This design comes from an exercise in tuning for small area, a short achievable clock period and few clock cycles on the open sky130 flow, not from production work.
The RTL was checked by simulation tests, not by an equivalence proof against the original design.
Some runs may be left out. An edit can pass the tests and still lose a function that they never use.
Power figures rest on the tool's default switching activity, not on a simulated workload.

$ cat flow/design.v
module ALU(Zero, ALU_Result, InputData1, InputData2, shamt, ALU_Control);
input [31:0] InputData1, InputData2;
input [4:0] shamt;
input [3:0] ALU_Control;
output Zero;
output reg [31:0] ALU_Result;
assign Zero = (ALU_Result == 0) ? 1 : 0;
always @ (*)
begin
	case(ALU_Control)
		4'd1: begin 
			ALU_Result <= InputData1+InputData2;
		       end
		4'd2: begin 
			ALU_Result <= InputData1-InputData2;
		       end
		4'd3: begin 
			ALU_Result <= InputData2 << shamt;
		       end
		4'd4: begin 
			ALU_Result <= InputData2 >> shamt;
		       end
		4'd5: begin 
			ALU_Result <= InputData1&InputData2;
		       end
		4'd6: begin 
			ALU_Result <= InputData1|InputData2;
		       end
		4'd7: begin 
			ALU_Result <= ~(InputData1|InputData2);
		       end
		4'd8: begin 
			ALU_Result <= (InputData1<InputData2)? 1 : 0;
		       end
		4'd9: begin
			ALU_Result <= (InputData1 < InputData2);
		       end
		default: ALU_Result <= 0;
	endcase
end
endmodule
module ALU_Controller(ALU_Control,ALUOP,Function);
output reg [3:0] ALU_Control;
input wire [5:0] ALUOP;
input wire [5:0] Function;
always @ (*)
begin
	ALU_Control = 4'd0;	 
	case(ALUOP)
		6'h0:  
		begin
			case(Function)
				6'h20: ALU_Control = 4'd1;	 
				6'h22: ALU_Control = 4'd2;	 
				6'h0: ALU_Control = 4'd3;	 
				6'h2: ALU_Control = 4'd4;	 
				6'h24: ALU_Control = 4'd5;	 
				6'h25: ALU_Control = 4'd6;	 
				6'h27: ALU_Control = 4'd7;	 
				6'h2B: ALU_Control = 4'd8;	 
				6'h2A: ALU_Control = 4'd9;	 
			endcase
		end
		6'h8: ALU_Control = 4'd1;	 
		6'h23: ALU_Control = 4'd1;	 
		6'h21: ALU_Control = 4'd1;	 
		6'h25: ALU_Control = 4'd1;	 
		6'h2B: ALU_Control = 4'd1;	 
		6'hC : ALU_Control = 4'd5;	 
		6'hD : ALU_Control = 4'd6;	 
		6'h4 : ALU_Control = 4'd2;	 
	endcase
end  
endmodule
module SignExtender(ExtendedValue,HalfWord,Unsigned);
output reg [31:0]ExtendedValue;
input wire [15:0]HalfWord;
input wire Unsigned;
always @ (*) begin
	ExtendedValue[15:0] <= HalfWord;
	if(Unsigned==1)
		ExtendedValue[31:16] <= 0;
	else
		ExtendedValue[31:16] <= { 16 { HalfWord[15] } };
end
endmodule
module control_unit (
			beq, shift, aluSrc, regDst, memToReg,
			regWrite, memWrite, memRead, loadFullWord, loadSigned,
			instrOpCode, instrFunct);
	input [5:0] instrOpCode, instrFunct;
	output beq, shift, aluSrc, regDst, memToReg;
	output regWrite, memWrite, memRead, loadFullWord, loadSigned;
	assign beq = (instrOpCode == 6'h4);  
	assign shift = (instrOpCode == 6'h0) & (instrFunct == 6'h0 | instrFunct == 6'h2);  
	assign aluSrc = (instrOpCode == 6'h23 | instrOpCode == 6'h2B		 
			| instrOpCode == 6'h21 | instrOpCode == 6'h25		 
			| instrOpCode == 6'h8);					 
	assign regDst = ~aluSrc;
	assign regWrite = (instrOpCode != 6'h2B & instrOpCode != 6'h4);  
	assign memWrite = (instrOpCode == 6'h2B);  
	assign memRead = (instrOpCode == 6'h23 | instrOpCode == 6'h21 | instrOpCode == 6'h25);
	assign loadFullWord = (instrOpCode == 6'h23);
	assign loadSigned = (instrOpCode == 6'h23 | instrOpCode == 6'h21);
	assign memToReg = memRead;
endmodule
module fwd_unit(fwdA, fwdB,
		instrRs_E, instrRt_E, writeReg_M, writeReg_WB, regWrite_M, regWrite_WB);
	input [4:0] instrRs_E, instrRt_E, writeReg_M, writeReg_WB;
	input regWrite_M, regWrite_WB;
	output [1:0] fwdA, fwdB;
	wire fwd_ALU_A, fwd_Full_A;
	wire fwd_ALU_B, fwd_Full_B;
	wire fwd_ALU, fwd_Full;
	assign fwdA = { fwd_ALU_A, fwd_Full_A };
	assign fwdB = { fwd_ALU_B, fwd_Full_B };
	assign fwd_ALU = regWrite_M & (writeReg_M != 5'd0);
	assign fwd_Full = regWrite_WB & (writeReg_WB != 5'd0);
	assign fwd_ALU_A = fwd_ALU & (instrRs_E == writeReg_M);
	assign fwd_ALU_B = fwd_ALU & (instrRt_E == writeReg_M);
	assign fwd_Full_A = fwd_Full & (instrRs_E == writeReg_WB) & ~fwd_ALU_A;
	assign fwd_Full_B = fwd_Full & (instrRt_E == writeReg_WB) & ~fwd_ALU_B;
endmodule
module mux_4_x_32 (out, in0, in1, in2, in3, defaultWire, sel);
	input [1:0] sel;
	input [31:0] in0, in1, in2, in3, defaultWire;
	output reg [31:0] out;
	always @(*) begin
		case (sel)
			00: out <= in0;
			01: out <= in1;
			10: out <= in2;
			11: out <= in3;
			default: out <= defaultWire;
		endcase
	end
endmodule
module register_32 (wordOut, wordIn, write, reset, clk);
	input write, reset, clk;
	input [31:0] wordIn;
	output reg [31:0] wordOut;
	always @(posedge clk, posedge reset) begin
		if(reset) wordOut <= 32'd0;
		else if(write) wordOut <= wordIn;
	end
endmodule
module register_5 (wordOut, wordIn, write, reset, clk);
	input write, reset, clk;
	input [4:0] wordIn;
	output reg [4:0] wordOut;
	always @(posedge clk, posedge reset) begin
		if(reset) wordOut <= 4'd0;
		else if(write) wordOut <= wordIn;
	end
endmodule
module D_FlipFlop (bitOut, bitIn, write, reset, clk);
	input write, reset, clk;
	input bitIn;
	output reg bitOut;
	always @(posedge clk, posedge reset) begin
		if(reset) bitOut <= 1'd0;
		else if(write) bitOut <= bitIn;
	end
endmodule
module IF_ID_ppreg (instrOut, pcPlus4Out, instrIn, pcPlus4In, write, reset, clk);
	input write, reset, clk;
	input [31:0] instrIn, pcPlus4In;
	output [31:0] instrOut, pcPlus4Out;
	register_32 instrReg (instrOut, instrIn, write, reset, clk);
	register_32 pcPlus4Reg (pcPlus4Out, pcPlus4In, write, reset, clk);
endmodule
module ID_EXE_ppreg (
	pcPlus4Out, pcPlus4In, syscallOut, syscallIn,
	instrRsOut, instrRsIn, instrRtOut, instrRtIn, instrRdOut, instrRdIn,
	imm32Out, imm32In, shamtOut, shamtIn,
	regData1Out, regData1In, regData2Out, regData2In,
	aluOpOut, aluOpIn, aluSrcOut, aluSrcIn, shiftOut, shiftIn,
	regDstOut, regDstIn, regWriteOut, regWriteIn,
	branchOut, branchIn, memToRegOut, memToRegIn,
	memWriteOut, memWriteIn, memReadOut, memReadIn,
	loadFullWordOut, loadFullWordIn, loadSignedOut, loadSignedIn,
	write, reset, clk);
	input write, reset, clk;
	input [31:0] pcPlus4In, imm32In, regData1In, regData2In;
	input [4:0] instrRsIn, instrRtIn, instrRdIn, shamtIn;
	input [3:0] aluOpIn;
	input aluSrcIn, shiftIn, regDstIn, regWriteIn, branchIn, memToRegIn;
	input memWriteIn, memReadIn, loadFullWordIn, loadSignedIn;
	input syscallIn;
	output [31:0] pcPlus4Out, imm32Out, regData1Out, regData2Out;
	output [4:0] instrRsOut, instrRtOut, instrRdOut, shamtOut;
	output [3:0] aluOpOut;
	output aluSrcOut, shiftOut, regDstOut, regWriteOut, branchOut, memToRegOut;
	output memWriteOut, memReadOut, loadFullWordOut, loadSignedOut;
	output syscallOut;
	wire [4:0] aluOpIn5, aluOpOut5;
	assign aluOpOut = aluOpOut5[3:0];
	assign aluOpIn5 = { 1'd0, aluOpIn };
	register_32 pcPlus4Reg (pcPlus4Out, pcPlus4In, write, reset, clk);
	register_32 imm32Reg (imm32Out, imm32In, write, reset, clk);
	register_32 regData1Reg (regData1Out, regData1In, write, reset, clk);
	register_32 regData2Reg (regData2Out, regData2In, write, reset, clk);
	register_5 instrRsReg (instrRsOut, instrRsIn, write, reset, clk);
	register_5 instrRtReg (instrRtOut, instrRtIn, write, reset, clk);
	register_5 instrRdReg (instrRdOut, instrRdIn, write, reset, clk);
	register_5 shamtReg (shamtOut, shamtIn, write, reset, clk);
	register_5 aluOpReg (aluOpOut5, aluOpIn5, write, reset, clk);
	D_FlipFlop aluSrcFF	(aluSrcOut, aluSrcIn, write, reset, clk);
	D_FlipFlop shiftFF	(shiftOut, shiftIn, write, reset, clk);
	D_FlipFlop regDstFF	(regDstOut, regDstIn, write, reset, clk);
	D_FlipFlop regWriteFF	(regWriteOut, regWriteIn, write, reset, clk);
	D_FlipFlop branchFF	(branchOut, branchIn, write, reset, clk);
	D_FlipFlop memToRegFF	(memToRegOut, memToRegIn, write, reset, clk);
	D_FlipFlop memWriteFF	(memWriteOut, memWriteIn, write, reset, clk);
	D_FlipFlop memReadFF	(memReadOut, memReadIn, write, reset, clk);
	D_FlipFlop loadFullWord	(loadFullWordOut, loadFullWordIn, write, reset, clk);
	D_FlipFlop loadSignedFF	(loadSignedOut, loadSignedIn, write, reset, clk);
	D_FlipFlop syscallFF	(syscallOut, syscallIn, write, reset, clk);
endmodule
module EXE_MEM_ppreg (
	syscallOut, syscallIn,
	regData2Out, regData2In, aluResultOut, aluResultIn,
	writeRegOut, writeRegIn,
	regWriteOut, regWriteIn, memToRegOut, memToRegIn,
	memWriteOut, memWriteIn, memReadOut, memReadIn,
	loadFullWordOut, loadFullWordIn, loadSignedOut, loadSignedIn,
	write, reset, clk);
	input write, reset, clk;
	input [31:0] regData2In, aluResultIn;
	input [4:0] writeRegIn;
	input regWriteIn, memToRegIn;
	input memWriteIn, memReadIn, loadFullWordIn, loadSignedIn;
	input syscallIn;
	output [31:0] regData2Out, aluResultOut;
	output [4:0] writeRegOut;
	output regWriteOut, memToRegOut;
	output memWriteOut, memReadOut, loadFullWordOut, loadSignedOut;
	output syscallOut;
	register_32 regData2Reg (regData2Out, regData2In, write, reset, clk);
	register_32 aluResultReg (aluResultOut, aluResultIn, write, reset, clk);
	register_5 writeRegReg (writeRegOut, writeRegIn, write, reset, clk);
	D_FlipFlop regWriteFF	(regWriteOut, regWriteIn, write, reset, clk);
	D_FlipFlop memToRegFF	(memToRegOut, memToRegIn, write, reset, clk);
	D_FlipFlop memWriteFF	(memWriteOut, memWriteIn, write, reset, clk);
	D_FlipFlop memReadFF	(memReadOut, memReadIn, write, reset, clk);
	D_FlipFlop loadFullWord	(loadFullWordOut, loadFullWordIn, write, reset, clk);
	D_FlipFlop loadSignedFF	(loadSignedOut, loadSignedIn, write, reset, clk);
	D_FlipFlop syscallFF	(syscallOut, syscallIn, write, reset, clk);
endmodule
module MEM_WB_ppreg (
	syscallOut, syscallIn,
	memDataOut, memDataIn, aluResultOut, aluResultIn,
	writeRegOut, writeRegIn,
	regWriteOut, regWriteIn, memToRegOut, memToRegIn,
	write, reset, clk);
	input write, reset, clk;
	input [31:0] memDataIn, aluResultIn;
	input [4:0] writeRegIn;
	input regWriteIn, memToRegIn;
	input syscallIn;
	output [31:0] memDataOut, aluResultOut;
	output [4:0] writeRegOut;
	output regWriteOut, memToRegOut;
	output syscallOut;
	register_32 memDataReg (memDataOut, memDataIn, write, reset, clk);
	register_32 aluResultReg (aluResultOut, aluResultIn, write, reset, clk);
	register_5 writeRegReg (writeRegOut, writeRegIn, write, reset, clk);
	D_FlipFlop regWriteFF	(regWriteOut, regWriteIn, write, reset, clk);
	D_FlipFlop memToRegFF	(memToRegOut, memToRegIn, write, reset, clk);
	D_FlipFlop syscallFF	(syscallOut, syscallIn, write, reset, clk);
endmodule
module RegisterFile(ReadData1,ReadData2,ReadReg1,ReadReg2,WriteReg,WriteData,RegWriteSignal,clk);
    input [4:0] ReadReg1, ReadReg2, WriteReg;
    input [31:0] WriteData;
    input clk, RegWriteSignal;
    output [31:0] ReadData1, ReadData2;
    reg [31:0] Registers[31:0];
	assign ReadData1 = (ReadReg1 == 0) ? 32'd0 : Registers[ReadReg1];
	assign ReadData2 = (ReadReg2 == 0) ? 32'd0 : Registers[ReadReg2];
    always @ (posedge clk)
    begin
        if(RegWriteSignal==1)
            Registers[WriteReg] <= WriteData; 
    end
endmodule
module mips_core (
	input         clk,
	input         rst,           
	output [31:0] imem_addr,     
	input  [31:0] imem_rdata,    
	output [31:0] dmem_addr,     
	output [31:0] dmem_wdata,    
	output        dmem_we,       
	input  [31:0] dmem_rdata,    
	output        halt           
);
	wire pipeReset = rst;
	wire pipeWrite = 1'b1;
	wire syscall_D, syscall_E, syscall_M, syscall_W;
	wire [31:0] pcValue, pcNext;
	wire [31:0] pcPlus4_F, pcPlus4_D, pcPlus4_E;
	wire [31:0] pcOffsetNextInst_E;
	wire pcSrc;
	wire [31:0] instruction, instruction_D;
	wire [5:0] instrOpCode, instrFunct;
	wire [15:0] instrImm;
	wire [4:0] instrRs, instrRs_E;
	wire [4:0] instrRt, instrRt_E;
	wire [4:0] instrRd, instrRd_E;
	wire [4:0] instrShamt;
	wire [31:0] imm32_D, imm32_E;
	wire [31:0] regData1, regData1_E;
	wire [31:0] regData2, regData2_E, regData2_M;
	wire [31:0] writeData;
	wire [4:0] readReg1, readReg2;
	wire [4:0] writeReg_E, writeReg_M, writeReg;
	wire regWrite_D, regWrite_E, regWrite_M, regWrite;
	wire [31:0] aluOprd1, aluOprd2_FWD, aluOprd2;
	wire [4:0] aluShamt;
	wire [3:0] aluOp_D, aluOp;
	wire [31:0] aluResult, aluResult_M, aluResult_W;
	wire aluZero;
	wire [31:0] memDataOut, memDataOut_W;
	wire memWrite_D, memRead_D, loadFullWord_D, loadSigned_D;
	wire memWrite_E, memRead_E, loadFullWord_E, loadSigned_E;
	wire memWrite_M, memRead_M, loadFullWord_M, loadSigned_M;
	wire branch_D, aluSrc_D, regDst_D;
	wire branch_E, aluSrc_E, regDst_E;
	wire memToReg_D, memToReg_E, memToReg_M, memToReg_W;
	wire shift_D, shift_E;
	wire [1:0] fwdA, fwdB;
	assign pcPlus4_F = pcValue + 4;
	assign pcOffsetNextInst_E = pcPlus4_E + (imm32_E << 2);
	assign pcSrc = branch_E & aluZero;
	assign pcNext = pcSrc ? pcOffsetNextInst_E : pcPlus4_F;
	assign imem_addr = pcValue;
	assign instruction = imem_rdata;
	assign instrOpCode = instruction_D[31:26];
	assign instrRs = instruction_D[25:21];
	assign instrRt = instruction_D[20:16];
	assign instrRd = instruction_D[15:11];
	assign instrFunct = instruction_D[5:0];
	assign instrShamt = instruction_D[10:6];
	assign instrImm = instruction_D[15:0];
	assign syscall_D = (instruction_D == 32'h0000000c);
	SignExtender offsetSignExtender (imm32_D, instrImm, 1'b0);
	assign readReg1 = instrRs;
	assign readReg2 = instrRt;
	assign aluOprd2 = aluSrc_E ? imm32_E : aluOprd2_FWD;
	mux_4_x_32 aluOprd1_fwdMux (aluOprd1, regData1_E, writeData, aluResult_M, 32'd0, regData1_E, fwdA);
	mux_4_x_32 aluOprd2_fwdMux (aluOprd2_FWD, regData2_E, writeData, aluResult_M, 32'd0, regData2_E, fwdB);
	assign writeReg_E = regDst_E ? instrRd_E : instrRt_E;
	assign dmem_addr = aluResult_M;
	assign dmem_wdata = regData2_M;
	assign dmem_we = memWrite_M;
	assign memDataOut[15:0] = dmem_rdata[15:0];
	assign memDataOut[31:16] = loadFullWord_M ? dmem_rdata[31:16] :
				   loadSigned_M ? {16{dmem_rdata[15]}} : 16'd0;
	assign writeData = memToReg_W ? memDataOut_W : aluResult_W;
	assign halt = syscall_W;
	register_32	PC (pcValue, pcNext, pipeWrite, pipeReset, clk);
	RegisterFile	reg_file (regData1, regData2, readReg1, readReg2, writeReg, writeData, regWrite, clk);
	ALU		alu (aluZero, aluResult, aluOprd1, aluOprd2, aluShamt, aluOp);
	ALU_Controller	aluControl (aluOp_D, instrOpCode, instrFunct);
	control_unit	CU (branch_D, shift_D, aluSrc_D, regDst_D, memToReg_D, regWrite_D,
				memWrite_D, memRead_D, loadFullWord_D, loadSigned_D,
				instrOpCode, instrFunct);
	fwd_unit	FU (fwdA, fwdB, instrRs_E, instrRt_E, writeReg_M, writeReg, regWrite_M, regWrite);
	IF_ID_ppreg IF_ID (instruction_D, pcPlus4_D, instruction, pcPlus4_F, pipeWrite, pipeReset, clk);
	ID_EXE_ppreg ID_EXE (
		pcPlus4_E, pcPlus4_D, syscall_E, syscall_D,
		instrRs_E, instrRs, instrRt_E, instrRt, instrRd_E, instrRd,
		imm32_E, imm32_D, aluShamt, instrShamt,
		regData1_E, regData1, regData2_E, regData2,
		aluOp, aluOp_D, aluSrc_E, aluSrc_D, shift_E, shift_D,
		regDst_E, regDst_D, regWrite_E, regWrite_D, branch_E, branch_D, memToReg_E, memToReg_D,
		memWrite_E, memWrite_D, memRead_E, memRead_D,
		loadFullWord_E, loadFullWord_D, loadSigned_E, loadSigned_D,
		pipeWrite, pipeReset, clk);
	EXE_MEM_ppreg EXE_MEM (
		syscall_M, syscall_E,
		regData2_M, regData2_E, aluResult_M, aluResult,
		writeReg_M, writeReg_E,
		regWrite_M, regWrite_E, memToReg_M, memToReg_E,
		memWrite_M, memWrite_E, memRead_M, memRead_E,
		loadFullWord_M, loadFullWord_E, loadSigned_M, loadSigned_E,
		pipeWrite, pipeReset, clk);
	MEM_WB_ppreg MEM_WB (
		syscall_W, syscall_M,
		memDataOut_W, memDataOut, aluResult_W, aluResult_M,
		writeReg, writeReg_M,
		regWrite, regWrite_M, memToReg_W, memToReg_M,
		pipeWrite, pipeReset, clk);
endmodule
$ cat flow/run.sh
#!/bin/bash
# synth_recipe.tcl (not shown) runs the flow's synth.tcl, then flattens the netlist and writes it again
# the make line also repeats each setting of config.mk as NAME=value (left out here)
make -C /OpenROAD-flow-scripts/flow DESIGN_CONFIG=/design/flow/config.mk WORK_HOME=/design/flow/orfs CLKGATE_MAP_FILE= SYNTH_SCRIPT=/design/flow/synth_recipe.tcl finish
$ cat flow/config.mk
export PLATFORM = sky130hd
export DESIGN_NAME = mips_core
export DESIGN_NICKNAME = mips_core
export VERILOG_FILES = /design/flow/design.v
export SDC_FILE = /design/flow/constraint.sdc
export NUM_CORES = 4
export LEC_CHECK = 0
export CAP_MARGIN = 20
export CORE_MARGIN = 2
export CORE_UTILIZATION = 40
export SLEW_MARGIN = 20
$ cat flow/constraint.sdc
create_clock -name core_clock -period 10.0 [get_ports {clk}]
set_input_delay 2.0000 -clock core_clock [delete_from_list [all_inputs] [get_ports {clk}]]
set_output_delay 2.0000 -clock core_clock [all_outputs]
set_load 0.01 [all_outputs]
Fig. 1: run 1, sequential cells grouped by signal name
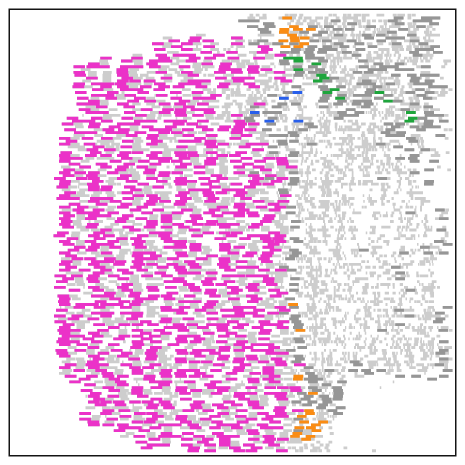
Key: ID_EXE.imm32Reg.wordOut = green [flops 16]; MEM_WB.writeRegReg.wordOut = blue [flops 5, where top middle]; reg_file.Registers = magenta [flops 1,024]; EXE_MEM.regData2Reg.wordOut = orange [flops 32]

Fig. 2: run 1, placement density heat map
The die is cut into 21 by 21 equal tiles; black is low, pale yellow is high, 0 to 100% covered.
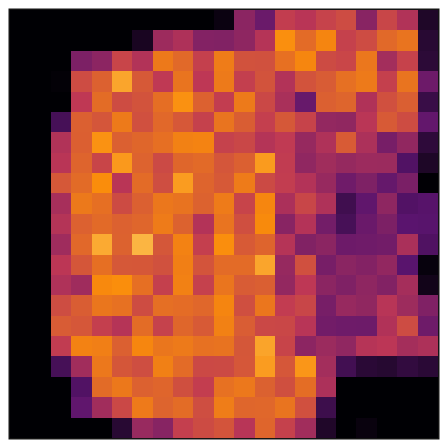
3.6% of the tiles are over 75% full. The fullest tile reaches 84%. The mean over all tiles is 43%. 18% of the tiles are nearly empty.
Layout Utilization: 45.62%
core area: 173,800 µm²

==> flow_summary.json, run 1 <==
{
  "postRouteAntennaNets": 0,
  "yosys-top-cells-area": "edfxtp_1 (44%), mux4_2 (21%), dfrtp_1 (14%)",
  "yosys_warnings": 8,
  "synth-edff-count": 1024,
  "place_area_um2": 74640,
  "cpLargestDelayFamily": "compound AO/OA/AOI/OAI gates",
  "fillCellCount": 15100,
  "clkSlewWorstSetupHoldPaths_ps": 60,
  "pin_count": 164,
  "hold_ws_ps": 334.0,
  "hold_depth": 0,
  "dpl_worst_slack_ps": 1504,
  "synth-seq-area-share_pct": 57.43,
  "start_kind": "register",
  "cts_sinks": 1402,
  "cts.repair.resized": 0,
  "cts-buffers-inserted": 149,
  "instances_no_fill": 7055,
  "largest_reg_flops": 1024,
  "post_cts_buffers": 0,
  "status": "timing/DRC/antenna clean",
  "cp_num_cells": 20,
  "synth_async_sr_flop_share_pct": 26.96,
  "via_count": 44860,
  "peakVddDrop_v": 0.0001835,
  "slowest_stage": "or4_1",
  "maxSlewHeadroom_pct": 14.42,
  "setup_slack_ps": 1151,
  "overflow": 0,
  "p_per_area_nw_per_um2": 198.2,
  "grt_pass1_vias": 44600,
  "cts_buffer_depth": 3,
  "wl_per_cell_um": 33.65,
  "htreeDepth": 4,
  "dp.cells": 6788,
  "final_cell_mix": "edfxtp_1 (1,024), mux4_2 (648), dfrtp_1 (364)",
  "clockRootBuffer": "clkbuf_16",
  "netlist_instances": 4479,
  "die_w_um": 422.4,
  "hold_viol": 0,
  "hold_buffers": 0,
  "path_max_fanout": 32,
  "grt_use_total_pct": 26.38,
  "synth-seq-cells": 1402,
  "die_area_um2": 178400,
  "arrival_ps": 9530,
  "fin_nets": 4817,
  "setup_tns_ps": 0,
  "rows": 153,
  "rsz0062_at_grt": "no",
  "clk_latency_ps": 820,
  "synth_cell_types": 93,
  "finalMaxSlewViolations": 0,
  "end_kind": "register",
  "rr_worst_depth": 20,
  "drc_errors": 0,
  "worst_clock_skew_ps": 32.18,
  "setup_viol": 0,
  "crit_required_ps": 10680,
  "synth_area_um2": 70010,
  "cts_tree": "yes",
  "drive_gt1_share_pct": 24.45,
  "grt_max_degree": 165,
  "syn_area_per_cell_um2": 15.63,
  "syn_to_final_growth_pct": 13.27,
  "place.port_buffers": 163,
  "largest_register": "reg_file.Registers",
  "path_cells": "or4_1 > o21ai_2 > or4_1 > a21oi_1 > o31ai_1 > ha_1 > or4_1 > o2111a_1 > o41ai_1 > a21o_1 > nor4b_1 > o21ai_0 > o2bb2ai_1 > o311ai_0 > nand2_1 > a2111oi_0 > o2111ai_1 > nor4_4 > buf_4 > mux2_2"
}
Testbench counts for the RTL of run 1, summed over its fixed seeds: cycles 77,646.
Fig. 3: run 1, signal wires by layer
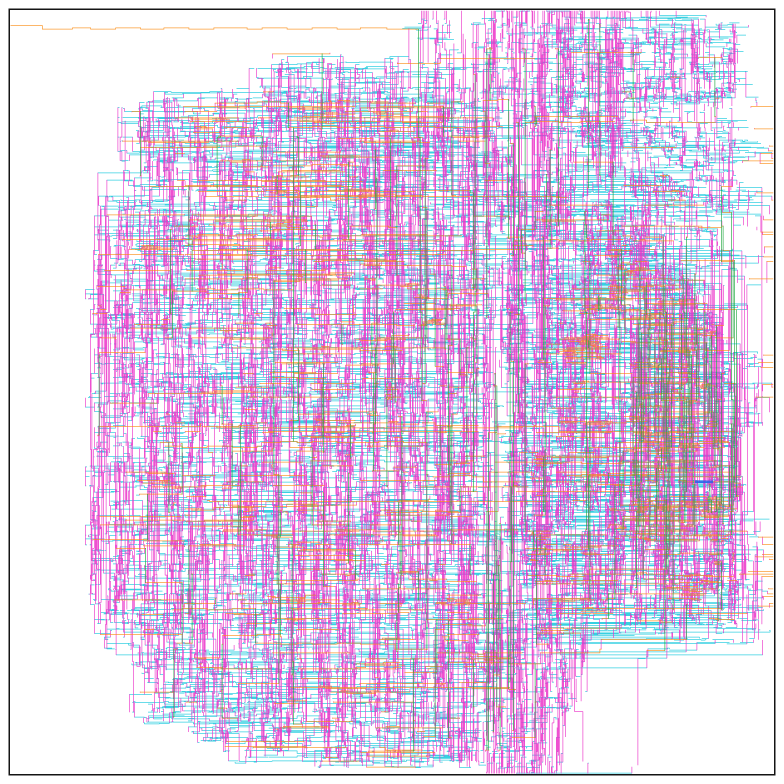
Key: metal 1 = cyan [wire length 90.9 mm]; metal 3 = orange [wire length 19,600 µm]; metal 2 = magenta [wire length 115 mm]; metal 4 = green [wire length 11,600 µm]; metal 5 = blue [wire length 8.30 µm]

[run 1: layer usage]
metal	wire (µm)	share of wire (%)	global-route usage (%)	up-vias
met1	90940	38	34.63	23570
met3	19640	8.3	4.986	552
met2	115200	49	42.95	2446
li1	-	-	-	18290
met4	11600	4.9	11.39	2
met5	8	0.0034	0	-
[run 1: cell usage after synthesis (all sizes together) (61+ instances only)]
| cell type | instances |
|---|---|
| nor2 | 291 |
| mux2 | 83 |
| buf | 99 |
| mux2i | 135 |
| nor3 | 61 |
| inv | 149 |
| nand3 | 111 |
| a21oi | 162 |
| nand2 | 222 |
| mux4 | 648 |
| clkbuf | 202 |
| dfrtp | 378 |
| ha | 131 |
| edfxtp | 1024 |
| o21ai | 129 |
[run 1: power breakdown]
group	switching, W	internal [W]	leakage, nW
clock network	0.00233	0.00299	2.24
registers	0.000292	0.00693	14.2
logic	0.00205	0.00112	11.7
[run 1: cells by family after synthesis]
kind of cell / Yosys count / synth area share (%)
and+or+nand+nor: 886 / 5.994
DFF: 1402 / 57.43
xor gates and xnor gates: 87 / 1.088
buffers and inverters: 452 / 2.545
adders and majority gates: 134 / 2.427
muxes: 866 / 24.26
AOI/OAI and AO/OA: 652 / 6.257
[run 1: cell type report]
type | count | area, µm² | area share [%]
Inverter | 151 | 570.5 | 0.7194
Tap cell | 2325 | 2909 | 3.668
Sequential cell | 1402 | 40250 | 50.75
Clock inverter | 56 | 456.7 | 0.5759
Antenna cell | 2 | 5.005 | 0.006311
Multi-Input combinational cell | 2625 | 28310 | 35.70
Clock buffer | 206 | 4126 | 5.203
Timing Repair Buffer | 288 | 2673 | 3.370
[run 1: final timing paths]
check,slack (ps),start,to
min reg2reg,330,IF_ID.pcPlus4Reg.wordOut[0],ID_EXE.pcPlus4Reg.wordOut[0]
min in group asynchronous,1740,rst,ID_EXE.pcPlus4Reg.wordOut[28]
max,1150,EXE_MEM.writeRegReg.wordOut[0],PC.wordOut[1]
max in group asynchronous,6650,rst,ID_EXE.regData1Reg.wordOut[24]
max reg2reg,1150,EXE_MEM.writeRegReg.wordOut[0],PC.wordOut[1]
min,330,IF_ID.pcPlus4Reg.wordOut[0],ID_EXE.pcPlus4Reg.wordOut[0]
Fig. 4: run 1, the clock network
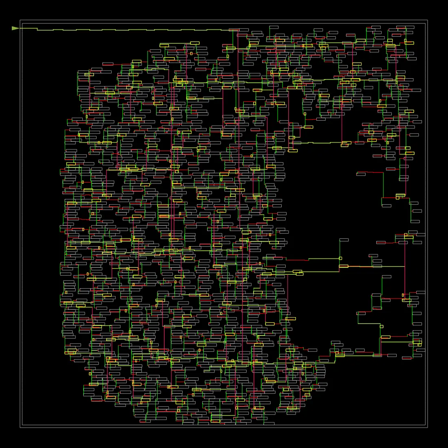

--- run 2 (changed files replaced; the others as in run 1) ---
==> flow/design.v <==
module mips_core (
	input         clk,
	input         rst,           
	output [31:0] imem_addr,
	input  [31:0] imem_rdata,
	output [31:0] dmem_addr,
	output [31:0] dmem_wdata,
	output        dmem_we,
	input  [31:0] dmem_rdata,
	output        halt
);
	reg  [9:0]  pc;                  
	reg  [31:0] aX, bX;              
	reg  [15:0] immX;                
	reg  [9:0]  tgtX;                
	reg  [4:0]  rdX;
	reg         weX, swX, beqX, sysX, ldX, lwX, lhX;
	reg         immSelX, addX, subX, sltX, andX, orX, norX, sllX, srlX;
	reg  [31:0] resM, wdM;           
	reg  [4:0]  rdM;
	reg         weM, swM, sysM, ldM, lwM, lhM;
	wire [31:0] valM;                
	wire [31:0] rq [0:31];
	assign rq[0] = 32'd0;
	genvar g;
	generate
		for (g = 1; g < 32; g = g + 1) begin : R
			reg [31:0] r;
			always @(posedge clk)
				if (weM && rdM == g) r <= valM;
			assign rq[g] = r;
		end
	endgenerate
	wire [31:0] ir = imem_rdata;
	wire [5:0] op = ir[31:26];
	wire [5:0] fn = ir[5:0];
	wire [4:0] rs = ir[25:21];
	wire [4:0] rt = ir[20:16];
	wire [4:0] rd = ir[15:11];
	wire isR    = op == 6'h00;
	wire isAddi = op == 6'h08;
	wire isLw   = op == 6'h23;
	wire isLh   = op == 6'h21;
	wire isLhu  = op == 6'h25;
	wire isSw   = op == 6'h2B;
	wire isBeq  = op == 6'h04;
	wire isLd   = isLw | isLh | isLhu;
	wire isImm  = isAddi | isLd | isSw;
	wire isSys  = ir == 32'h0000000c;
	wire [4:0] dst = isR ? rd : rt;
	wire weF = (isR | isAddi | isLd) & (dst != 5'd0);
	wire beqSame = isBeq & (rs == rt);           
	wire [9:0] tgtF = pc + 10'd1 + ir[9:0];
	reg [31:0] rfA, rfB;
	integer k;
	always @(*) begin
		rfA = 32'd0;
		rfB = 32'd0;
		for (k = 1; k < 32; k = k + 1) begin
			rfA = rfA | ({32{rs == k}} & rq[k]);
			rfB = rfB | ({32{rt == k}} & rq[k]);
		end
	end
	wire hitA = weM & (rdM == rs);
	wire hitB = weM & (rdM == rt);
	wire [31:0] opA = hitA ? valM : rfA;
	wire [31:0] opB = hitB ? valM : rfB;
	wire [31:0] imm32 = {{16{immX[15]}}, immX};
	wire [31:0] b  = immSelX ? imm32 : bX;
	wire [31:0] bx = subX ? ~b : b;
	wire [32:0] sum = {1'b0, aX} + {1'b0, bx} + {32'd0, subX};
	wire lt = ~sum[32];              
	wire [4:0] sh = immX[10:6];
	wire [31:0] res = ({32{addX}} & sum[31:0])
			| {31'd0, sltX & lt}
			| ({32{andX}} & (aX & bX))
			| ({32{orX}}  & (aX | bX))
			| ({32{norX}} & ~(aX | bX))
			| ({32{sllX}} & (bX << sh))
			| ({32{srlX}} & (bX >> sh));
	wire takeX = beqX & (aX == bX);
	wire [31:0] ldv = {lwM ? dmem_rdata[31:16] : {16{lhM & dmem_rdata[15]}}, dmem_rdata[15:0]};
	assign valM = ldM ? ldv : resM;
	wire [9:0] pcNext = takeX   ? tgtX :
			    beqSame ? tgtF :
			    isBeq   ? pc + 10'd3 : pc + 10'd1;
	wire vF = ~takeX;                
	always @(posedge clk or posedge rst) begin
		if (rst) begin
			pc <= 10'd0;
			weX <= 1'b0; swX <= 1'b0; beqX <= 1'b0; sysX <= 1'b0;
			weM <= 1'b0; swM <= 1'b0; sysM <= 1'b0;
		end else begin
			pc <= pcNext;
			weX  <= vF & weF;
			swX  <= vF & isSw;
			beqX <= vF & isBeq & ~beqSame;
			sysX <= vF & isSys;
			weM  <= weX;
			swM  <= swX;
			sysM <= sysX;
		end
	end
	always @(posedge clk) begin
		aX      <= opA;
		bX      <= opB;
		immX    <= ir[15:0];
		tgtX    <= tgtF;
		rdX     <= dst;
		ldX     <= isLd;
		lwX     <= isLw;
		lhX     <= isLh;
		immSelX <= isImm;
		addX    <= isImm | (isR & (fn == 6'h20 | fn == 6'h22));
		subX    <= isR & (fn == 6'h22 | fn == 6'h2A | fn == 6'h2B);
		sltX    <= isR & (fn == 6'h2A | fn == 6'h2B);
		andX    <= isR & fn == 6'h24;
		orX     <= isR & fn == 6'h25;
		norX    <= isR & fn == 6'h27;
		sllX    <= isR & fn == 6'h00;
		srlX    <= isR & fn == 6'h02;
		resM <= res;
		wdM  <= bX;
		rdM  <= rdX;
		ldM  <= ldX;
		lwM  <= lwX;
		lhM  <= lhX;
	end
	assign imem_addr  = {20'd0, pc, 2'b00};
	assign dmem_addr  = resM;
	assign dmem_wdata = wdM;
	assign dmem_we    = swM;
	assign halt       = sysM;
endmodule
==> flow/config.mk <==
export PLATFORM = sky130hd
export DESIGN_NAME = mips_core
export DESIGN_NICKNAME = mips_core
export VERILOG_FILES = /design/flow/design.v
export SDC_FILE = /design/flow/constraint.sdc
export NUM_CORES = 4
export LEC_CHECK = 0
export CAP_MARGIN = 50
export CORE_MARGIN = 2
export CORE_UTILIZATION = 40
export SETUP_SLACK_MARGIN = 5
export SLEW_MARGIN = 80
Fig. 5: run 2, the clock network
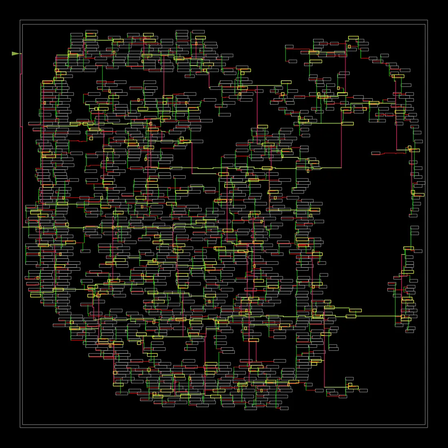
Final Skew: 82.91 ps
Clk power: 0.00478 W
clk latency of the worst-skew pair: 830 ps
Clock Sinks: 1,188

Fig. 6: run 2, sizing map
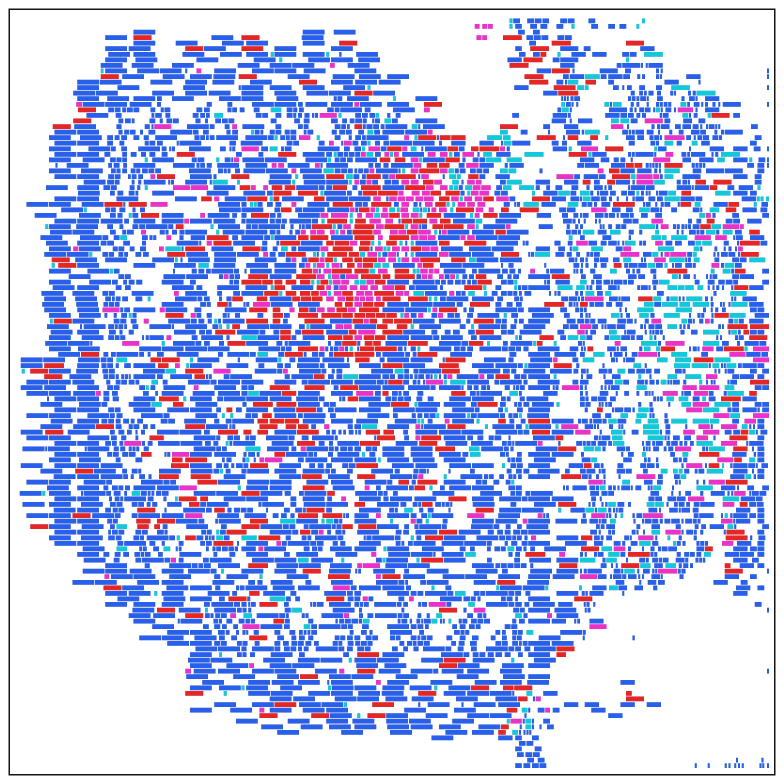
Key: _2 cells = cyan [cells 482, share 9.9%]; _0 and _1 cells = blue [cells 3,616, share 74%]; _6 and larger = red [cells 447, share 9.1%]; _3 and _4 cells = magenta [cells 347, share 7.1%]
final worst slack: 5316 ps
Non-CTS buffers: 784
P&R area growth vs syn: 30.37%
fin area: 71,360 µm²

==> run 2 against run 1 <==
- register-to-register slack better by 4600 ps
- clock power is about 10% lower
- critical path depth shrank 7
- via count grew 9.7%
- utilization increased by 7.0 points
- final cell count shrank 5.2%
- global-route usage grew 12 points
- die area decreased by 22%
- worst setup slack better by 4200 ps
- fmax grew 89%
- synthesized area fell by 22%
- critical endpoint is now pc[9]
- highest routed layer unchanged
==> flow_summary.json, run 2 <==
{
  "drc_errors": 0,
  "yosys-top-cells-area": "edfxtp_1 (54%), dfxtp_1 (6.5%), a22oi_1 (5.2%)",
  "p_clk_share_pct": 38.1,
  "p_per_area_nw_per_um2": 175.6,
  "arrival_ps": 5380,
  "path_max_fanout": 9,
  "synth_compound_area_share_pct": 19.56,
  "hold_buffers": 0,
  "hold_viol": 0,
  "synth_top_cell_area_share_pct": 54.42,
  "synth_async_sr_flop_share_pct": 1.431,
  "postRouteAntennaNets": 0,
  "synth-seq-cells": 1188,
  "top_usage_layer": "met2",
  "cts_tree": "yes",
  "htreeDepth": 3,
  "syn_area_per_cell_um2": 13.07,
  "rsz0062_at_grt": "no",
  "cell_internal_pwr_w": 0.009056,
  "peakVddDrop_v": 0.0001751,
  "dp_hpwl_mm": 191.6,
  "largest_register": "R.r",
  "critPathKind": "input pin to register",
  "end_kind": "register",
  "die_area_um2": 139800,
  "met1_length_mm": 90.37,
  "pin_count": 164,
  "start_util_pct": 40.35,
  "grt_first_pass_wirelength_mm": 371.5,
  "pwr-share-seq_pct": 46.0,
  "netlist_instances": 4189,
  "synth_top_cell_by_area": "edfxtp_1",
  "gr-usage-met1_pct": 45.21,
  "grt_max_degree": 38,
  "drt_iter0_markers": 11270,
  "final_cell_mix": "edfxtp_1 (992), a22oi_1 (379), a221oi_1 (267)",
  "first_pass_iters": 17,
  "synth-adder-area-share_pct": 2.515,
  "fin_nets": 4964,
  "synth_flop_cell": "edfxtp_1",
  "cts.repair.resized": 3,
  "final_common_cell": "edfxtp_1",
  "grt_pass1_vias": 46160,
  "period_share_pct": 46.84,
  "core_um2": 135600,
  "yosys_warnings": 1,
  "die_w_um": 373.9,
  "synth_mux_area_share_pct": 4.067,
  "synth-seq-area-share_pct": 61.75,
  "dr_wl_met2_mm": 110.5,
  "largest_reg_flops": 992,
  "hold_path.class": "register to register",
  "setup_viol": 0,
  "antenna_found_initial": 12,
  "ys_top_cells_by_count": "edfxtp_1 (992), a22oi_1 (380), a221oi_1 (293), nor2_1 (276), a22o_1 (263)",
  "clkSlewWorstSetupHoldPaths_ps": 60,
  "finalMaxSlewViolations": 0,
  "maxCapViolCount": 0,
  "layout_min_cycle_time_ps": 4684,
  "synthXorXnorAreaFrac_pct": 1.424,
  "grtUsageMet2_pct": 53.96,
  "overflow": 0,
  "max_clock_freq_mhz": 213.5,
  "die_h_um": 373.9,
  "viasPerCell": 7.360,
  "status": "timing/DRC/antenna clean",
  "setup_tns_ps": 0,
  "highest_layer": "met5",
  "drive_gt1_share_pct": 26.08,
  "cts_buffer_depth": 3,
  "p_leak_nw": 24.84,
  "dp.cells": 6425,
  "post_cts_buffers": 0,
  "clockRootBuffer": "clkbuf_16",
  "met3RoutedLength_mm": 47.66,
  "synth_top_family_by_area": "compound AO/OA/AOI/OAI gates",
  "power_frac_comb_pct": 15.9,
  "use_met3_pct": 17.91,
  "cts-buffers-inserted": 119,
  "synth-edff-count": 992,
  "gp_congestion": 1.027,
  "yosys.area_share.simple_pct": 7.407,
  "rows": 135,
  "place.port_buffers": 141,
  "synth_cell_types": 84,
  "crit_required_ps": 10700,
  "instances_no_fill": 6689,
  "start_kind": "input pin",
  "p_sw_share_pct": 27.73,
  "yosysMostFrequentCell": "edfxtp_1",
  "synth_area_um2": 54730,
  "p_sw_w": 0.003474
}
Testbench counts for the RTL of run 2, summed over its fixed seeds: cycles 60,988.
Fig. 7: run 2, signal wires by layer
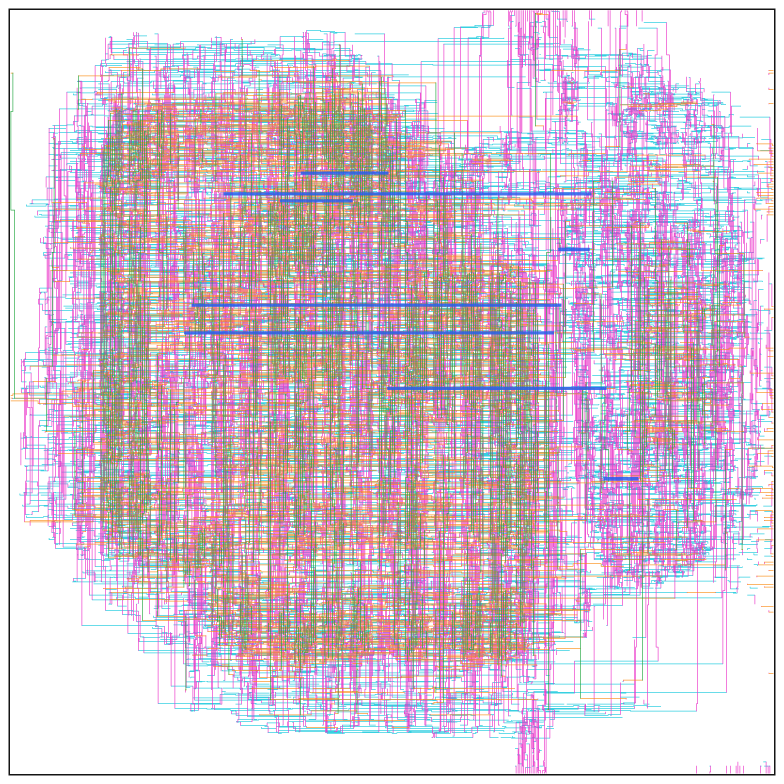
drt total wl: 275.9 mm
average routed wire per standard cell: 41.25 µm
vias: 49,230
GRT Overall Usage: 38.03%

-- run 2: logic make-up (layout without fill, tap and decap cells) --
group / Yosys count / after routing
other: 1 / 38
AOI/OAI and AO/OA: 1381 / 1381
buffers and inverters: 412 / 1094
and+or+nand+nor: 836 / 836
xor gates and xnor gates: 89 / 89
DFF: 1188 / 1188
adders and majority gates: 109 / 109
muxes: 173 / 173
-- run 2: power groups by stage --
| stage | registers, W | clock network [W] | logic, W |
|---|---|---|---|
| detailed placement | 0.00586 | 0 | 0.00185 |
| global placement | 0.00585 | 0 | 0.00157 |
| CTS | 0.00575 | 0.00478 | 0.00186 |
| floorplan | 0.00574 | 0 | 0.000976 |
| finish | 0.00576 | 0.00478 | 0.00199 |
| global route | 0.00577 | 0.00497 | 0.00208 |
-- run 2: path summary, 6_finish.rpt --
check,end,cells after the start,slack (ps),startpoint
worst max-delay path,pc[9],13,5320,imem_rdata[1]
worst min-delay path,ldM,0,320,ldX
worst max register to register,pc[9],14,5720,pc[2]
worst min register to register,ldM,0,320,ldX
max in group asynchronous,pc[0],2,8240,rst
min in group asynchronous,swX,2,1550,rst
-- run 2: area by class of cell --
| class | count | area, µm² |
|---|---|---|
| timing repair buffer | 784 | 8775 |
| tap | 1781 | 2228 |
| fill | 11110 | 64280 |
| clock inverter | 89 | 1095 |
| sequential | 1188 | 33960 |
| antenna | 16 | 40.04 |
| multi-input combinational | 2610 | 21820 |
| inverter | 87 | 371.6 |
| clock buffer | 134 | 3075 |
-- run 2: worst max-delay path: stages --
cell	delay (ps)
buf_2	170
ha_1	310
a21oi_1	220
o21ai_2	110
a2111oi_4	290
clkdlybuf4s50_1	540
clkdlybuf4s50_1	520
clkdlybuf4s50_1	510
o31ai_2	80
xnor2_1	190
nor2_1	70
a211oi_1	250
a21o_1	120
-- run 2: per-stage QoR --
step | total power, W | worst slack, ps | area (µm²) | hold WS [ps] | utilization, %
floorplan | 0.006714 | 6082 | 54810 | 309.6 | -
global placement | 0.007416 | 4247 | 59010 | 310.2 | 43.51
detailed placement | 0.007709 | 4197 | 66260 | 312.0 | 48.85
CTS | 0.01240 | 5196 | 70440 | 325.1 | 51.93
global route | 0.01282 | 5151 | 71320 | 326.8 | 52.58
finish | 0.01253 | 5316 | 71360 | 323.9 | 52.61
Fig. 8: run 2, sequential cells grouped by signal name
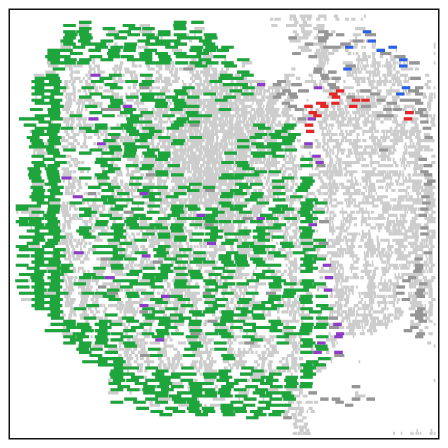

==> inputs of run 3 (changes only) <==
==> flow/config.mk (replaced) <==
export PLATFORM = sky130hd
export DESIGN_NAME = mips_core
export DESIGN_NICKNAME = mips_core
export VERILOG_FILES = /design/flow/design.v
export SDC_FILE = /design/flow/constraint.sdc
export NUM_CORES = 4
export LEC_CHECK = 0
export CAP_MARGIN = 20
export CORE_MARGIN = 2
export CORE_UTILIZATION = 40
export SLEW_MARGIN = 20
Fig. 9: run 3, sequential cells grouped by signal name
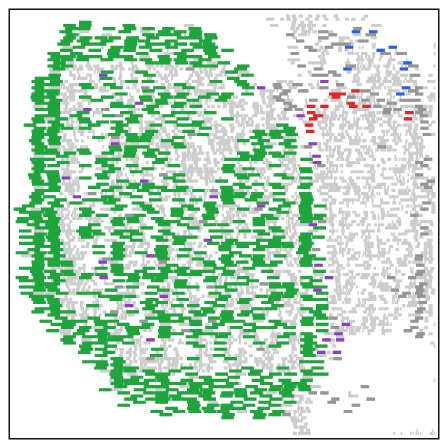
FF+latch area: 33,810 µm²
sequential logic power: 0.00576 W
Layout Utilization: 46.67%
Seq area share: 53.40%

Fig. 10: run 3, worst path highlighted
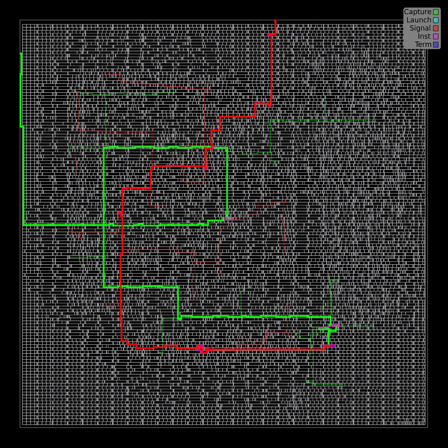
Final Critical Period: 5220 ps
final worst slack: 4780 ps
number of cells in the finished layout apart from fillers: 6,210
Post-Route Setup TNS: 0 ps

Fig. 11: run 3, placement density heat map
The die is cut into 37 by 37 equal tiles; black is low, pale yellow is high, 0 to 100% covered.
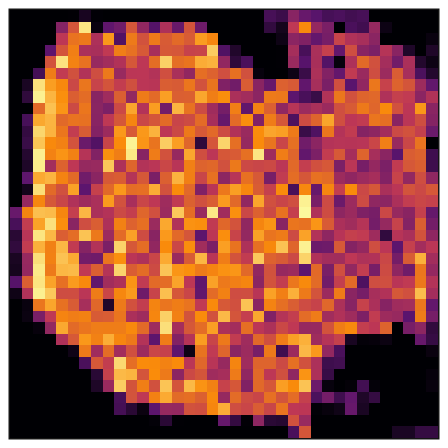
core area: 135,600 µm²
starting density of the core: 40.35%

==> run 3 against run 2 <==
- synthesized cell count unchanged
- largest power group unchanged
- synthesized area unchanged
- highest routed layer unchanged
- sequential share of layout area up 5.8 points
- critical path type unchanged
- total power down 2.1%
- still clean on timing, DRC and antenna
- count of clock-buffer cells in the layout up 35
==> flow_summary.json, run 3 <==
{
  "status": "timing/DRC/antenna clean",
  "final_common_cell": "edfxtp_1",
  "p_clk_share_pct": 39.6,
  "synth_cell_types": 84,
  "drive_gt1_share_pct": 12.62,
  "worst_clock_skew_ps": 50.08,
  "gp_congestion": 1.027,
  "cts_tree": "yes",
  "cts_sinks": 1188,
  "largest_reg_flops": 992,
  "crit_required_ps": 10640,
  "antenna_found_initial": 10,
  "netlist_instances": 4189,
  "first_pass_iters": 15,
  "grt_first_pass_wirelength_mm": 360.2,
  "maxCapViolCount": 0,
  "cell_internal_pwr_w": 0.008909,
  "max_stage_delay_ps": 770,
  "largest_register": "R.r",
  "rr_worst_depth": 12,
  "r2r_end": "resM[0]",
  "path_max_fanout": 18,
  "end_kind": "register",
  "cts.repair.resized": 0,
  "met3RoutedLength_mm": 45.40,
  "grt_use_total_pct": 37.23,
  "clk_latency_ps": 810,
  "slowest_stage": "nand2b_1",
  "start_kind": "input pin",
  "r2r_slack_ps": 5400,
  "max_clock_freq_mhz": 191.6,
  "drt_iter0_markers": 10380,
  "pwr-share-seq_pct": 46.9,
  "clkSlewWorstSetupHoldPaths_ps": 60,
  "overflow": 0,
  "dp_hpwl_mm": 159.8,
  "postLayoutCellArea_um2": 63310,
  "maxSlewHeadroom_pct": 16.65,
  "hold_ws_ps": 324.4,
  "place_area_um2": 59010,
  "arrival_ps": 5850,
  "die_area_um2": 139800,
  "postRouteAntennaNets": 0,
  "path_cells": "clkdlybuf4s50_1 > nand2b_1 > nor2_4 > buf_4 > a22o_1 > a221oi_1 > nand4_1 > nor3_1 > a21oi_1",
  "met1_length_mm": 91.94,
  "p_per_area_nw_per_um2": 193.7,
  "die_w_um": 373.9,
  "min_to": "ldM",
  "synth-seq-cells": 1188,
  "min_from": "ldX",
  "synth-seq-area-share_pct": 61.75,
  "htreeDepth": 4,
  "critPathKind": "input pin to register",
  "die_h_um": 373.9,
  "tightestPinTransition_ps": 1247,
  "yosys-top-cells-area": "edfxtp_1 (54%), dfxtp_1 (6.5%), a22oi_1 (5.2%)",
  "p_sw_share_pct": 27.36,
  "setup_viol": 0,
  "hold_buffers": 0,
  "cts-buffers-inserted": 130,
  "syn_area_per_cell_um2": 13.07,
  "pin_count": 164,
  "synth_top_cell_area_share_pct": 54.42,
  "period_share_pct": 52.20,
  "via_count": 46460,
  "power_frac_comb_pct": 13.5,
  "clockRootBuffer": "clkbuf_16",
  "final_cell_mix": "edfxtp_1 (992), a22oi_1 (380), a221oi_1 (293)",
  "place.port_buffers": 141,
  "peakVddDrop_v": 0.0001326,
  "cts_buffer_depth": 3,
  "viasPerCell": 7.482,
  "dr_wl_met2_mm": 108.1,
  "syn_to_final_growth_pct": 15.66,
  "synth_top_cell_by_area": "edfxtp_1",
  "drt_wl_total_mm": 268.9,
  "yosysMostFrequentCell": "edfxtp_1",
  "p_sw_w": 0.003356,
  "grt_max_degree": 63,
  "ys_top_cells_by_count": "edfxtp_1 (992), a22oi_1 (380), a221oi_1 (293), nor2_1 (276), a22o_1 (263)",
  "highest_layer": "met5",
  "rows": 135,
  "fin_nets": 4494,
  "synth_async_sr_flop_share_pct": 1.431,
  "synth-edff-count": 992,
  "worstReg2RegStart": "immSelX",
  "rsz0062_at_grt": "no",
  "hold_viol": 0,
  "drc_errors": 0,
  "hold_depth": 0,
  "hold_path.class": "register to register",
  "wl_per_cell_um": 43.29,
  "synth_flop_cell": "edfxtp_1",
  "grt_pass1_vias": 43340,
  "dp.cells": 5966,
  "p_leak_nw": 21.27,
  "synth_area_um2": 54730,
  "yosys_warnings": 1,
  "finalMaxSlewViolations": 0,
  "post_cts_buffers": 0
}
-- run 3: area by class of cell --
| cell class | count | area, µm² |
|---|---|---|
| well taps | 1781 | 2228 |
| flip-flops and latches | 1188 | 33810 |
| repair buffers | 303 | 2660 |
| fillers | 11910 | 72330 |
| multi-input cells | 2610 | 20050 |
| clock buffers | 169 | 3535 |
| diodes | 8 | 20.02 |
| inverters | 87 | 326.6 |
| clock inverters | 64 | 680.7 |
-- run 3: cells by family (layout without fill, tap and decap cells) --
logic type | Yosys count | in the layout | synth area share [%]
buf+inv | 412 | 623 | 3.269
compound gates | 1381 | 1381 | 19.56
mux | 173 | 173 | 4.067
simple gates | 836 | 836 | 7.407
xor+xnor | 89 | 89 | 1.424
fa+ha+maj | 109 | 109 | 2.515
flops | 1188 | 1188 | 61.75
other cells | 1 | 30 | 0.006851
-- run 3: how the worst max path moves through the flow --
stage | start | to | slack, ps | cells past startpoint
finish | imem_rdata[22] | aX[24] | 4780 | 9
global route | imem_rdata[22] | aX[24] | 4810 | 10
CTS | immSelX | resM[0] | 5060 | 12
detailed placement | imem_rdata[22] | aX[24] | 4300 | 9
global placement | imem_rdata[22] | aX[24] | 4250 | 10
floorplan | imem_rdata[0] | pc[8] | 6080 | 10
-- run 3: critical path, delay by kind of cell --
family | cells | cell delay, ps
AND/OR/NAND/NOR | 4 | 2010
buffers and inverters | 2 | 1140
AO/OA/AOI/OAI | 3 | 650
-- run 3: per-layer routing --
layer  vias to the layer above  GRT usage [%]
li1                      17410              -
met1                     22430          45.52
met2                      5059          52.81
met3                      1546          17.38
met4                        16          23.42
met5                         -         0.4117
-- run 3: power groups by stage --
stage               registers (W)  logic (W)  clock network, W
floorplan                 0.00574   0.000976                 0
global placement          0.00585    0.00157                 0
detailed placement        0.00585    0.00159                 0
CTS                       0.00574    0.00159           0.00485
global route              0.00576    0.00174           0.00506
finish                    0.00576    0.00165           0.00486
-- run 3: through the flow --
step / util [%] / power, W / setup slack (ps)
6_report: 46.67 / 0.01227 / 4780
5_1_grt: 46.66 / 0.01256 / 4806
4_1_cts: 46.62 / 0.01219 / 5063
3_5_place_dp: 43.51 / 0.007431 / 4297
3_3_place_gp: 43.51 / 0.007416 / 4247
2_1_floorplan: - / 0.006714 / 6082

[what the ideal ports hide]
In the flow no input, the clock included, has a driving cell. The finished layouts below were timed again as built, in two steps. Step 1: set_driving_cell puts a clkbuf_16 on clk and a buf_2 on each other input, an assumption about the parent block. Step 2 also shifts input and output timing later by t, the mid clock arrival at the registers, as if the neighbouring blocks saw the same clock. Slacks: no drivers / after step 1 / after step 2; pairs: no drivers / after step 1.
run | t (ns) | setup slack, ns | worst register clock-pin slew, ns | cell pins on the clock port's net
run 1 | 0.887 | 1.151 / 1.151 / 1.151 | 0.07 / 0.07 | 1
run 2 | 0.865 | 5.316 / 5.374 / 4.509 | 0.07 / 0.07 | 1
run 3 | 0.865 | 4.780 / 4.742 / 3.878 | 0.07 / 0.07 | 1
After both steps every run listed still meets setup and hold. For run 3, which loses most, drivers alone change the setup slack by -0.038 ns; drivers and shift together by -0.902 ns.
